This is an optimization exercise on Yosys and OpenROAD, whose aim is small area, a short achievable clock period and few clock cycles, not a production implementation. Function was checked by simulation only, so behaviour that the tests miss may differ from the original. Some runs may be left out. An edit can pass the tests and still lose a function that they never use.

==> run_1/layers.png <==
Only two layers are drawn.
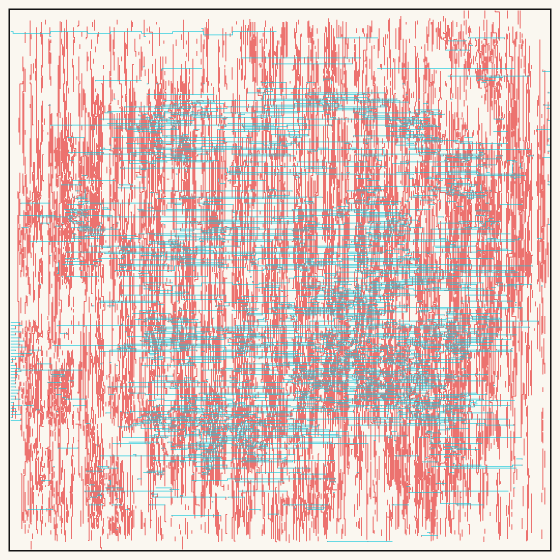
==> run_1/util_map.png <==
The die is cut into 24 by 24 equal tiles; dark purple is low, yellow is high, 0 to 100% covered.
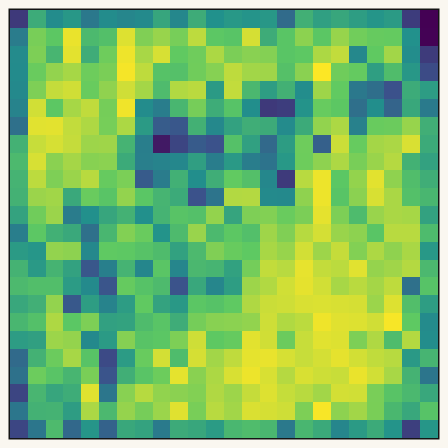
==> run_1/critical_path.png <==
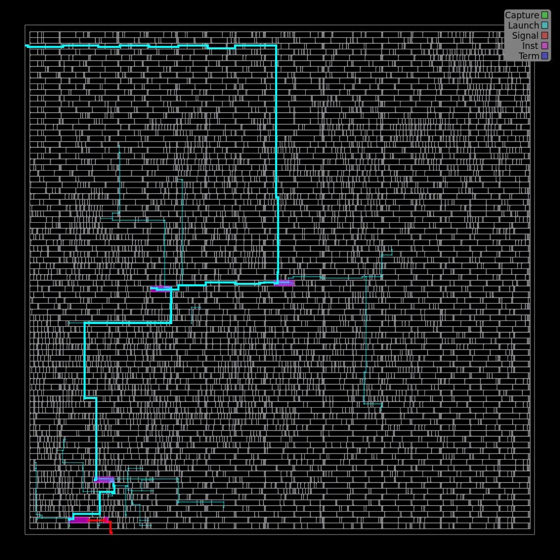
==> run_1/gates.png <==
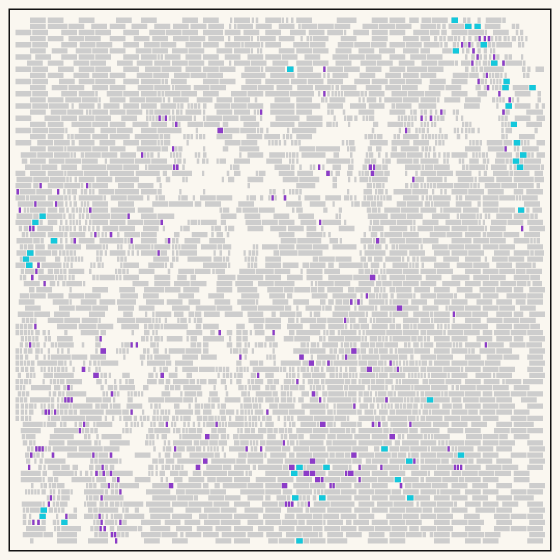
==> flow/design.v, too long to show whole: its modules and the start of the top module <==
// module conv_acc: 1362 lines
// module csa_fa: 4 lines
module conv_acc(
    input         clk,
    input         rst_n,
    input         in_valid,
    input  [31:0] in_data,
    output        in_ready,
    output        out_valid,
    output [19:0] out_data
);
  // ...
==> flow/flow/run.sh <==
#!/bin/bash
set -euo pipefail
export SETUP_SLACK_MARGIN=6.4
export BUFFER_PORTS_ARGS="-buffer_cell sky130_fd_sc_hd__buf_2"
bash standard.sh > standard.log 2>&1
==> flow/standard.sh <==
#!/bin/bash
# synth_recipe.tcl (not shown) runs the flow's synth.tcl, then flattens the netlist and writes it again
# the make line also repeats each setting of config.mk as NAME=value (left out here)
make -C /OpenROAD-flow-scripts/flow DESIGN_CONFIG=/design/flow/config.mk WORK_HOME=/design/flow/orfs CLKGATE_MAP_FILE= SYNTH_SCRIPT=/design/flow/synth_recipe.tcl "${@:-finish}"
==> flow/config.mk <==
export PLATFORM = sky130hd
export DESIGN_NAME = conv_acc
export DESIGN_NICKNAME = conv_acc
export VERILOG_FILES = /design/flow/design.v
export SDC_FILE = /design/flow/constraint.sdc
export NUM_CORES = 4
export LEC_CHECK = 0
export ABC_AREA = 1
export CAP_MARGIN = 20
export CORE_MARGIN = 2
export CORE_UTILIZATION = 65
export CTS_CLUSTER_DIAMETER = 100
export CTS_CLUSTER_SIZE = 24
export PLACE_DENSITY = 0.72
export SLEW_MARGIN = 20
export SYNTH_HIERARCHICAL = 1
export SYNTH_MINIMUM_KEEP_SIZE = 0
==> flow/constraint.sdc <==
create_clock -name core_clock -period 9.0 [get_ports {clk}]
set_input_delay 1.8000 -clock core_clock [delete_from_list [all_inputs] [get_ports {clk}]]
set_output_delay 1.8000 -clock core_clock [all_outputs]
set_load 0.01 [all_outputs]
==> results.ini, run 1 <==
[run_status]
status = finished clean

[logic_synthesis]
synthMostInstantiatedCell = nand2_1
syn-cell-area_sq_um = 36150
synthArstFlopShare_pct = 3.617
synth_edf_count = 80
yosys.area.top_type = dfxtp_1
synth_top_area_share_pct = 45.74
avgSynthCellArea_sq_um = 11.07

[timing]
finalSetupViolCount = 0
tightest_slew_ns = 1.119
rsz0062_at_grt = yes
maxSlewHeadroom_pct = 25.38
fin_skew_ns = 0.02909
max_clock_freq_ghz = 0.3412

[min_path]
min_path_type = flop to flop

[worst_setup_path]
r2r_setup_slack_ns = 6.22
crit_path_cell_trace = buf_2
critPathKind = flop to primary output
critPathMaxStageDelay_ns = 0.37
critPathTopFamily = flip-flops
crit_arrival_ns = 1.13
cp.required_ns = 7.20

[grt]
busiest_layer = met2
grt_use_total_pct = 42.22
grt_pass1_wl_microns = 171500

[floorplanning]
start_util_pct = 65.62
rows = 86
die_w_microns = 239.8
dieArea_sq_um = 57520

[final_layout]
seq_area_sq_um = 19860
layout-drive-gt1-share_pct = 16.98
area_delta_synth_final_pct = 14.48

[clock_network]
clock_latency_ns = 0.64
ctsHoldBuffers = 0
cts_tree = yes

[place]
dp.cells = 4028

[routing]
firstDrtPassIters = 9
drt_iter0_drc = 3794
vias_per_cell = 6.284
drc = 0
drtAntennaViolNets = 0

Testbench counts for the RTL of run 1, summed over its fixed seeds: cycles 19,304.
About layers.png:
[cyan] M3 | wire length: 16,700 microns
[red] M2 | wire length: 53.7 mm

About util_map.png:
mean over tiles: 70%
nearly empty tiles: 0.30%
fullest tile: 100%
tiles over 75% full: 49%

About critical_path.png:
Total Neg Setup Slack: 0 ns
minimum clock period after layout: 2.931 ns
Finished Layout Cells: 4,271
Core Util, Final: 75.12%

About gates.png:
[cyan] xor and xnor cells | cells: 38 | most used: xor2_1 | where: spread over the die
[purple] inv cells | cells: 180 | most used: inv_1 | where: spread over the die

==> run 1: stage by stage <==
| step | hold WS [ns] | cell area (sq um) | setup WS [ns] |
|---|---|---|---|
| finish | 0.3234 | 41390 | 6.069 |
| global route | 0.3283 | 41370 | 6.014 |
| global placement | 0.3096 | 37330 | 5.733 |
| detailed placement | 0.3121 | 37330 | 5.644 |
| floorplan | 0.3096 | 36290 | 6.369 |
| CTS | 0.3274 | 40170 | 6.046 |
==> run 1: placed cells by master, fill, tap and decap left out, types with 47 or more instances in the layout <==
cell,instances
o21ai_0,67
buf_2,51
ha_1,84
inv_1,135
nor2_4,61
o211ai_1,56
a21oi_1,50
nor2_1,166
dfxtp_1,799
nand3_1,173
edfxtp_1,80
nand2_1,795
clkbuf_16,47
fa_1,301
buf_4,167
==> run 1: area by class of cell <==
| type | count | area share, % |
|---|---|---|
| Multi-Input combinational cell | 2074 | 39.66 |
| Clock buffer | 61 | 2.917 |
| Antenna cell | 7 | 0.04233 |
| Sequential cell | 940 | 47.98 |
| Timing Repair Buffer | 252 | 5.000 |
| Tap cell | 748 | 2.261 |
| Inverter | 180 | 1.847 |
| Clock inverter | 9 | 0.2963 |
==> run 1: metal layers <==
metal / share of wire [%] / vias to the layer above
met5: 0.11 / -
met4: 10 / 8
met3: 13 / 798
met2: 43 / 2350
met1: 33 / 12790
li1: - / 10890
==> run 1: cell families after synthesis <==
| family | after synthesis | synth area share, % |
|---|---|---|
| flip-flops | 940 | 54.74 |
| XOR/XNOR | 38 | 0.9206 |
| other | 1 | 0.01037 |
| AO/OA/AOI/OAI | 272 | 4.845 |
| AND/OR/NAND/NOR | 1313 | 14.65 |
| buffers and inverters | 274 | 2.924 |
| adder cells (fa/ha/maj) | 427 | 21.90 |
==> run 1: what timing repair did <==
| item | 4_1_cts | 5_1_grt |
|---|---|---|
| gates cloned | 3 | 2 |
| buffers inserted | 85 | 76 |
| resized for setup | 232 | 161 |
| pin swaps | 64 | 110 |
| setup endpoints to repair | 128 | 112 |
==> run_1/route_heat.png <==
The bar under the picture is 50 microns long. The die is cut into 24 by 24 equal tiles; dark purple is low, yellow is high, scaled to the fullest tile. Values are wire area over tile area, all layers added.
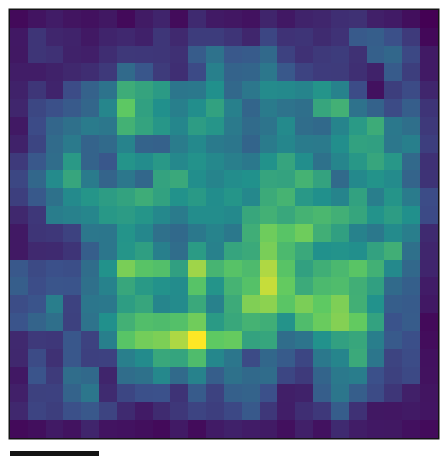

--- run 2 (diff from run 1) ---
==> flow/flow/run.sh (replaced) <==
#!/bin/bash
set -euo pipefail
export SETUP_SLACK_MARGIN=6.2
export BUFFER_PORTS_ARGS="-buffer_cell sky130_fd_sc_hd__buf_2"
bash standard.sh > standard.log 2>&1
--- a/flow/config.mk
+++ b/flow/config.mk
@@ -10,6 +10,6 @@
 export CORE_MARGIN = 2
-export CORE_UTILIZATION = 65
+export CORE_UTILIZATION = 55
 export CTS_CLUSTER_DIAMETER = 100
 export CTS_CLUSTER_SIZE = 24
-export PLACE_DENSITY = 0.72
+export PLACE_DENSITY = 0.65
 export SLEW_MARGIN = 20
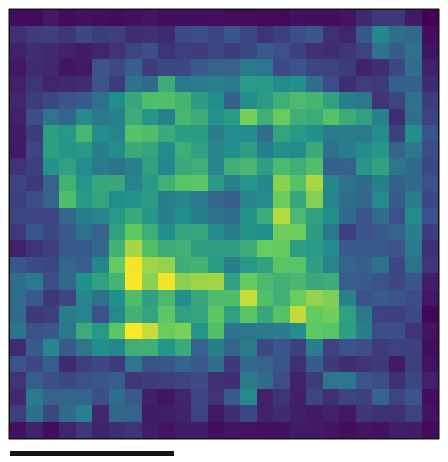
(run_2/route_heat.png)
The bar under the picture is 100 microns long. The die is cut into 26 by 26 equal tiles; dark purple is low, yellow is high, scaled to the fullest tile. Values are wire area over tile area, all layers added.
mean over tiles: 0.26
densest ninth of the die: center
tiles over half the peak: 27%
fullest tile: 0.73
nearly empty tiles: 0.30%

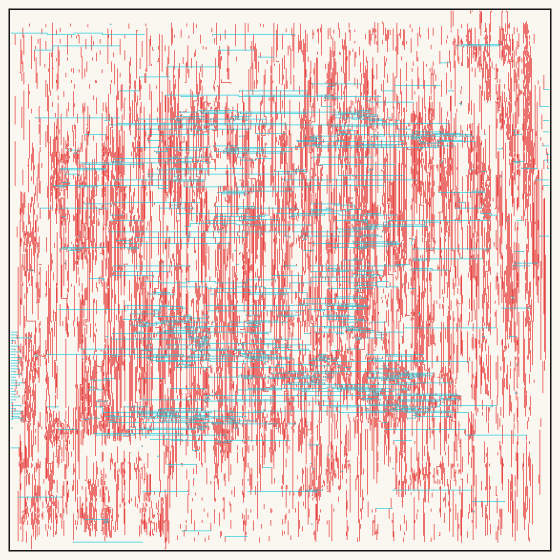
(run_2/layers.png)
Only two layers are drawn.
[red] M2 | wire length: 48.4 mm
[cyan] M3 | wire length: 9,090 microns

==> run 2 against run 1 <==
Compared with the run above:
- synthesized area unchanged
- still clean
- design area down 3.9%
- global-route usage down 11 points
- largest cell class unchanged
- highest routed layer is now met4
- synthesized cell count did not move
- wire length fell by 15%
==> results.ini, run 2 <==
[final_layout]
n_fill_cell = 5210
nNetsFinal = 3830
area_delta_synth_final_pct = 10.03
utilization_pct = 61.48  ; -14 points
final_cell_mix = 836 x nand2_1, 802 x dfxtp_1, 341 x fa_1
layout-drive-gt1-share_pct = 9.696  ; -7.3 points

[timing]
final_hold_viol_count = 0
maxSlewHeadroom_pct = 26.76  ; +1.4 points
finalSetupTns_ns = 0  ; unchanged
post-route-period-util_pct = 32.56
tightest_slew_ns = 1.099  ; -0.02081 ns
fin_skew_ns = 0.02767  ; -0.001419 ns
rsz0062_at_grt = yes
max_clock_freq_ghz = 0.3413  ; about the same
finalSetupViolCount = 0  ; unchanged
slew_violations = 0
layout_min_cycle_time_ns = 2.930  ; -0.0002000 ns

[logic_synthesis]
synth_top_area_share_pct = 45.74  ; unchanged
synthMostInstantiatedCell = nand2_1
syn-cell-area_sq_um = 36150  ; unchanged
synth_common_cells = 842 x nand2_1, 826 x dfxtp_1, 343 x fa_1
synthArstFlopShare_pct = 3.617  ; unchanged
yosys_warnings = 9
synthCells = 3265
netlist_top_cells_area = dfxtp_1 46%, fa_1 19%, nand2_1 8.7%
avgSynthCellArea_sq_um = 11.07  ; unchanged
ys.flop_type = dfxtp_1
yosysUniqueCellTypes = 44
yosys.area.top_type = dfxtp_1
seq_area_frac_synth_pct = 54.74
synth_seq_cells = 940
synth_edf_count = 80  ; unchanged

[worst_setup_path]
critPathMaxStageDelay_ns = 0.36  ; about the same
crit_path_cell_trace = buf_2
crit_path_max_fanout = 1
critPathKind = flop to primary output
cp_slowest_cell = dfrtp_1
cp.depth = 1
critPathTopFamily = flip-flops
crit_arrival_ns = 1.13  ; about the same
endpoint_kind = primary output
start_kind = flop
ff2ff_path_depth = 5
crit_buf_inv = 1
cp.required_ns = 7.20  ; about the same
r2r_setup_slack_ns = 6.17  ; -0.05 ns

[routing]
drc = 0  ; unchanged
firstDrtPassIters = 9  ; unchanged
drtAntennaViolNets = 0  ; unchanged
drt_iter0_drc = 2632  ; -31%
wirelength_microns = 105900
vias = 23790
vias_per_cell = 5.598  ; -11%
routedWlPerCell_microns = 24.93

[grt]
grt_use_total_pct = 31.65  ; -11 points
grt_pass1_vias = 23950
grt_pass1_wl_microns = 155000  ; -9.6%
grt_max_degree = 73
grtUsageMet3_pct = 5.915
grt_overflow = 0
grt_use_met2_pct = 50.35
busiest_layer = met2
grt_antenna_before_repair = 5
globalRouteMet1Util_pct = 41.65

[floorplanning]
die_h_microns = 260.4
fp.coreArea_sq_um = 64700
dieArea_sq_um = 67800  ; +18%
io_pins = 57
die_w_microns = 260.4  ; +8.6%
rows = 93  ; +8.1%
start_util_pct = 55.88  ; -9.7 points

[run]
cap_violations = 0

[clock_network]
cts_sinks = 940
clock_latency_ns = 0.64  ; about the same
clock_path_buffers = 3
cts_made_buffers = 48
htreeDepth = 2
ctsHoldBuffers = 0  ; unchanged
cts_tree = yes
cts_root_buf = clkbuf_16
clk_pin_slew_worst_paths_ns = 0.09

[place]
routabilityCongestion = 0.9937
io_buffers = 56
dp_hpwl_microns = 78390

[min_path]
min_path_type = flop to flop
worstHoldPathCells = 0

[run_status]
status = finished clean

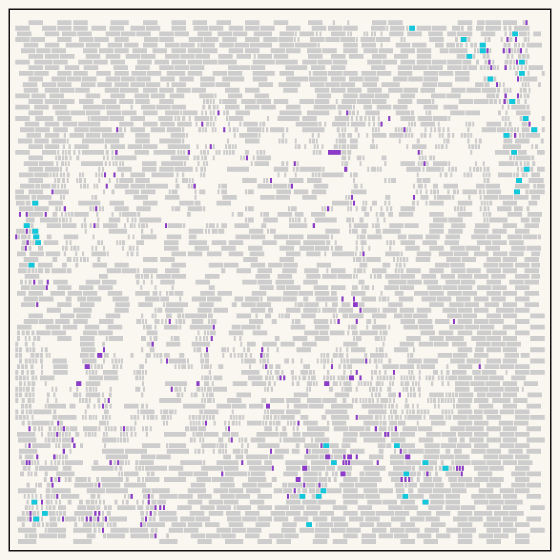
(run_2/gates.png)
most common cell after layout, fill and taps aside: nand2_1
multi-input gate share of total cell area: 39.60%
Finished Layout Cells: 4,249

## run 2: cell counts after synthesis
Identical to the previous run, type by type.
## run 2: timing repair
| item | 4_1_cts | 5_1_grt |
|---|---|---|
| gates cloned | 0 | 1 |
| buffers inserted | 12 | 27 |
| resized for setup | 83 | 93 |
| pin swaps | 4 | 27 |
| endpoints found under the setup margin | 103 | 86 |
## run 2: stage by stage
step	area (sq um)	instances	hold slack [ns]	worst slack (ns)
finish	39780	4249	0.3237	6.070
global route	39780	4248	0.3351	6.018
CTS	39210	4220	0.3256	6.033
detailed placement	37420	4133	0.3121	5.586
global placement	37420	4133	0.3101	5.630
floorplan	36230	3287	0.3096	6.264
## run 2: cell families after synthesis
family,after synthesis,synth area share (%)
AO/OA/AOI/OAI,272,4.845
XOR/XNOR,38,0.9206
adder cells (fa/ha/maj),427,21.90
buffers and inverters,274,2.924
flip-flops,940,54.74
other,1,0.01037
AND/OR/NAND/NOR,1313,14.65
## run 2: cell type report
| class | instances | area [sq um] | area share (%) |
|---|---|---|---|
| Multi-Input combinational cell | 2074 | 15750 | 39.60 |
| Clock inverter | 12 | 156.4 | 0.3932 |
| Sequential cell | 940 | 19830 | 49.86 |
| Antenna cell | 1 | 2.502 | 0.006291 |
| Clock buffer | 63 | 1289 | 3.240 |
| Tap cell | 855 | 1070 | 2.689 |
| Timing Repair Buffer | 124 | 935.9 | 2.353 |
| Inverter | 180 | 739.5 | 1.859 |
## run 2: routing by layer
metal | up-vias | wire [microns] | part of all wire (%)
met2 | 1133 | 48360 | 46
met4 | 0 | 6416 | 6.1
li1 | 10630 | - | -
met5 | - | 0 | 0
met3 | 276 | 9087 | 8.6
met1 | 11750 | 42060 | 40
==> run_2/util_map.png <==
The die is cut into 26 by 26 equal tiles; dark purple is low, yellow is high, 0 to 100% covered.
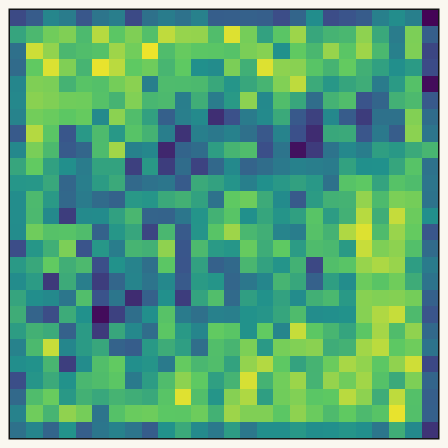

--- run 3 (diff from run 2) ---
--- a/flow/design.v
+++ b/flow/design.v
@@ -88,3 +88,4 @@
 wire [27:0] nx0 = nxt(1'b0, started, wph, phase, col, row, rot, fl, fpos, canr);
-wire [27:0] nx  = in_valid ? nx1 : nx0;
+wire [27:0] nx;
+state_mux u_state_mux (.s(in_valid), .a(nx1), .b(nx0), .y(nx));    
 always @(posedge clk or negedge rst_n) begin
@@ -1363,2 +1364,5 @@
 endmodule
+module state_mux(input s, input [27:0] a, input [27:0] b, output [27:0] y);
+assign y = s ? a : b;
+endmodule
 module csa_fa(input a, input b, input c, output s, output co);
--- a/flow/config.mk
+++ b/flow/config.mk
@@ -10,6 +10,6 @@
 export CORE_MARGIN = 2
-export CORE_UTILIZATION = 55
+export CORE_UTILIZATION = 65
 export CTS_CLUSTER_DIAMETER = 100
 export CTS_CLUSTER_SIZE = 24
-export PLACE_DENSITY = 0.65
+export PLACE_DENSITY = 0.72
 export SLEW_MARGIN = 20
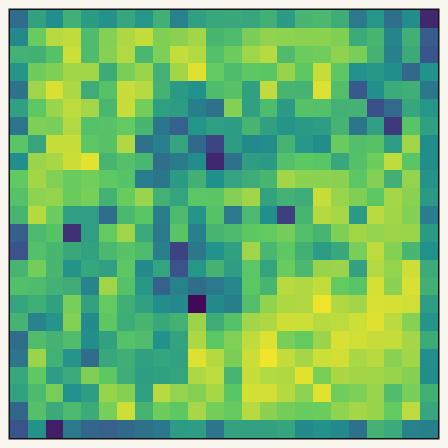
(run_3/util_map.png)
The die is cut into 24 by 24 equal tiles; dark purple is low, yellow is high, 0 to 100% covered.
Core Util, Final: 71.70%
Core Footprint: 56,060 sq um
initial core utilization: 65.43%

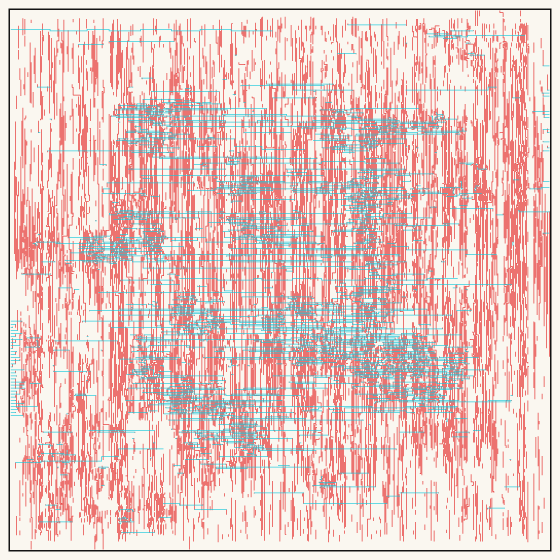
(run_3/layers.png)
Only two layers are drawn.
Routed Wire Length: 106,300 microns
routed len/inst: 24.71 microns

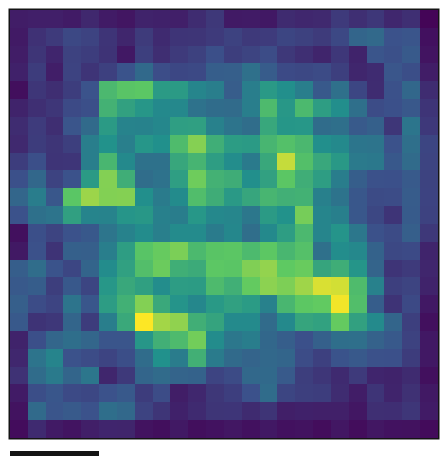
(run_3/route_heat.png)
The bar under the picture is 50 microns long. The die is cut into 24 by 24 equal tiles; dark purple is low, yellow is high, scaled to the fullest tile. Values are wire area over tile area, all layers added.
mean over tiles: 0.32
tiles over half the peak: 24%
densest ninth of the die: center
nearly empty tiles: 0.20%
fullest tile: 0.93

==> run 3 against run 2 <==
Compared with the run above:
- sequential share of layout area decreased by 0.53 points
- setup slack got worse by 0.0069 ns
- sequential cell count unchanged
- design area increased by 1.1%
- highest routed layer is now met5
- register-to-register slack got worse by 0.06 ns
==> results.ini, run 3 <==
[run_status]
status = finished clean

[worst_setup_path]
cp.depth = 1  ; unchanged
start_kind = flop
crit_buf_inv = 1  ; unchanged
cp_slowest_cell = dfrtp_1
cp.required_ns = 7.20  ; about the same
critPathMaxStageDelay_ns = 0.36  ; about the same
crit_path_max_fanout = 1  ; unchanged
critPathKind = flop to primary output
crit_path_cell_trace = buf_2
r2r_setup_slack_ns = 6.11  ; -0.06 ns
critPathTopFamily = flip-flops
ff2ff_path_depth = 5  ; unchanged
endpoint_kind = primary output

[routing]
drc = 0  ; unchanged
drt_iter0_drc = 3142  ; +19%
vias_per_cell = 5.930  ; +5.9%
vias = 25510  ; +7.2%
drtAntennaViolNets = 0  ; unchanged
firstDrtPassIters = 21  ; +12

[timing]
holdWs_ns = 0.3233  ; -0.0004710 ns
post-route-period-util_pct = 32.64  ; +0.077 points
tightest_slew_ns = 1.212  ; +0.1133 ns
slew_violations = 0  ; unchanged
maxSlewHeadroom_pct = 19.10  ; -7.7 points
finalSetupTns_ns = 0  ; unchanged
rsz0062_at_grt = yes
finalSetupViolCount = 0  ; unchanged
fin_skew_ns = 0.02919  ; +0.001517 ns
max_clock_freq_ghz = 0.3405  ; -0.24%
setup_ws_ns = 6.063  ; -0.006940 ns
layout_min_cycle_time_ns = 2.937  ; +0.006940 ns
final_hold_viol_count = 0  ; unchanged

[grt]
grt_use_total_pct = 36.45  ; +4.8 points
grt_pass1_wl_microns = 156500  ; +1.0%
grt_pass1_vias = 25720  ; +7.4%
grt_antenna_before_repair = 3  ; -2
grt_overflow = 0  ; unchanged

[run]
cap_violations = 0  ; unchanged

[final_layout]
final_common_cell = nand2_1
layout-drive-gt1-share_pct = 9.992  ; +0.30 points
nNetsFinal = 3981  ; +3.9%
seq_area_sq_um = 19830  ; about the same
multi_input_area_sq_um = 16160  ; +2.6%
n_fill_cell = 3836  ; -26%
final_cell_mix = 931 x nand2_1, 807 x dfxtp_1, 341 x fa_1
area_delta_synth_final_pct = 9.578

[logic_synthesis]
synthArstFlopShare_pct = 3.617  ; unchanged
avgSynthCellArea_sq_um = 10.78  ; -2.7%
synthCells = 3404  ; +4.3%
synth_common_cells = 939 x nand2_1, 826 x dfxtp_1, 343 x fa_1
syn-cell-area_sq_um = 36680  ; +1.5%
netlist_top_cells_area = dfxtp_1 45%, fa_1 19%, nand2_1 9.6%
synth_seq_cells = 940  ; unchanged
yosys_warnings = 9  ; unchanged
synth_edf_count = 80  ; unchanged
yosysUniqueCellTypes = 44  ; unchanged
yosys.area.top_type = dfxtp_1
ys.flop_type = dfxtp_1
synth_top_area_share_pct = 45.08  ; -0.66 points
synthMostInstantiatedCell = nand2_1
seq_area_frac_synth_pct = 53.95  ; -0.79 points

[clock_network]
htreeDepth = 2  ; unchanged
clock_latency_ns = 0.65  ; about the same
cts_made_buffers = 46  ; -4.2%
cts_root_buf = clkbuf_16
clk_pin_slew_worst_paths_ns = 0.09  ; about the same
cts_tree = yes
clock_path_buffers = 3  ; unchanged
ctsHoldBuffers = 0  ; unchanged
cts_sinks = 940  ; unchanged

[place]
dp_hpwl_microns = 75350  ; -3.9%
pre_cts_slack_ns = 5.266  ; -0.3199 ns
io_buffers = 56  ; unchanged
routabilityCongestion = 1.009  ; +1.5%

[floorplanning]
die_h_microns = 241.6  ; -7.2%
dieArea_sq_um = 58350  ; -14%
io_pins = 57  ; unchanged
rows = 87  ; -6.5%
die_w_microns = 241.6  ; -7.2%

[min_path]
worstHoldPathCells = 0  ; unchanged
min_path_type = flop to flop

Testbench counts for the RTL of run 3, summed over its fixed seeds: cycles 19,304.
run 3: cell types whose count changed in the layout (fill, tap and decap cells not counted), sizes merged, moves of 5 or more:
cell / change
nand2: +93
o22ai: -7
nand3: +12
xor2: +5
o211ai: -6
inv: +10
buf: +26
nand4: -8
nor2: +24
run 3: logic make-up (layout without fill, tap and decap cells):
logic type | after synthesis | count (layout) | synth area share, %
other | 1 | 25 | 0.01022
xor gates and xnor gates | 41 | 41 | 0.9789
AOI/OAI and AO/OA | 257 | 257 | 4.485
buffers and inverters | 301 | 418 | 3.298
DFF | 940 | 940 | 53.95
and+or+nand+nor | 1437 | 1437 | 15.69
adders and majority gates | 427 | 427 | 21.58
run 3: metal layers:
layer / up-vias / routed length, microns / track usage [%]
met5: - / 13 / 0
met2: 1722 / 48640 / 58.14
li1: 11010 / - / -
met3: 511 / 11870 / 9.512
met1: 12260 / 38180 / 45.72
met4: 2 / 7577 / 19.97
run 3: repair_timing:
item                       in CTS  in global routing
setup buffers                  15                 54
gates resized for setup        74                108
pin swaps                       5                 28
setup endpoints to repair     120                 96
run 3: area by class of cell:
cell class | count | area share, %
Tap cell | 756 | 2.353
Clock inverter | 8 | 0.2833
Sequential cell | 940 | 49.33
Inverter | 196 | 1.967
Antenna cell | 2 | 0.01245
Multi-Input combinational cell | 2185 | 40.20
Clock buffer | 64 | 3.032
Timing Repair Buffer | 150 | 2.820
run 3: metrics by stage:
| stage | util [%] | instance area (sq um) | cells |
|---|---|---|---|
| after CTS | 70.24 | 39380 | 4245 |
| after floorplan | - | 36770 | 3426 |
| after global routing | 71.69 | 40190 | 4299 |
| after detailed placement | 67.26 | 37710 | 4158 |
| final | 71.70 | 40200 | 4301 |
| after global placement | 67.26 | 37710 | 4158 |

-- static timing again, ports no longer ideal --
How much do the figures lean on ideal ports? The routed layouts below were timed once more, with nothing changed but the port constraints. Step 1 (the two cells are an assumption about what drives the block):
set clk [get_ports {clk}]
set_driving_cell -lib_cell sky130_fd_sc_hd__clkbuf_16 $clk
set_driving_cell -lib_cell sky130_fd_sc_hd__buf_2 [delete_from_list [all_inputs] $clk]
Step 2, shift: input delay + t, output delay - t, t = (earliest + latest rising clock arrival at the registers) / 2. This alone moves slack from input paths to output paths. Slacks: ideal / step 1 / step 2; pairs: ideal / step 1.
run | shift t [ns] | setup WS [ns] | worst slew at a driven data input, ns
run 1 | 0.690 | 6.069 / 6.007 / 5.836 | 0.03
run 2 | 0.695 | 6.070 / 6.003 / 5.799 | 0.03
run 3 | 0.700 | 6.063 / 6.000 / 5.724 | 0.04
After both steps setup and hold are still met in every run listed. For run 3, which loses most, drivers alone change the setup slack by -0.063 ns; drivers and shift together by -0.339 ns.
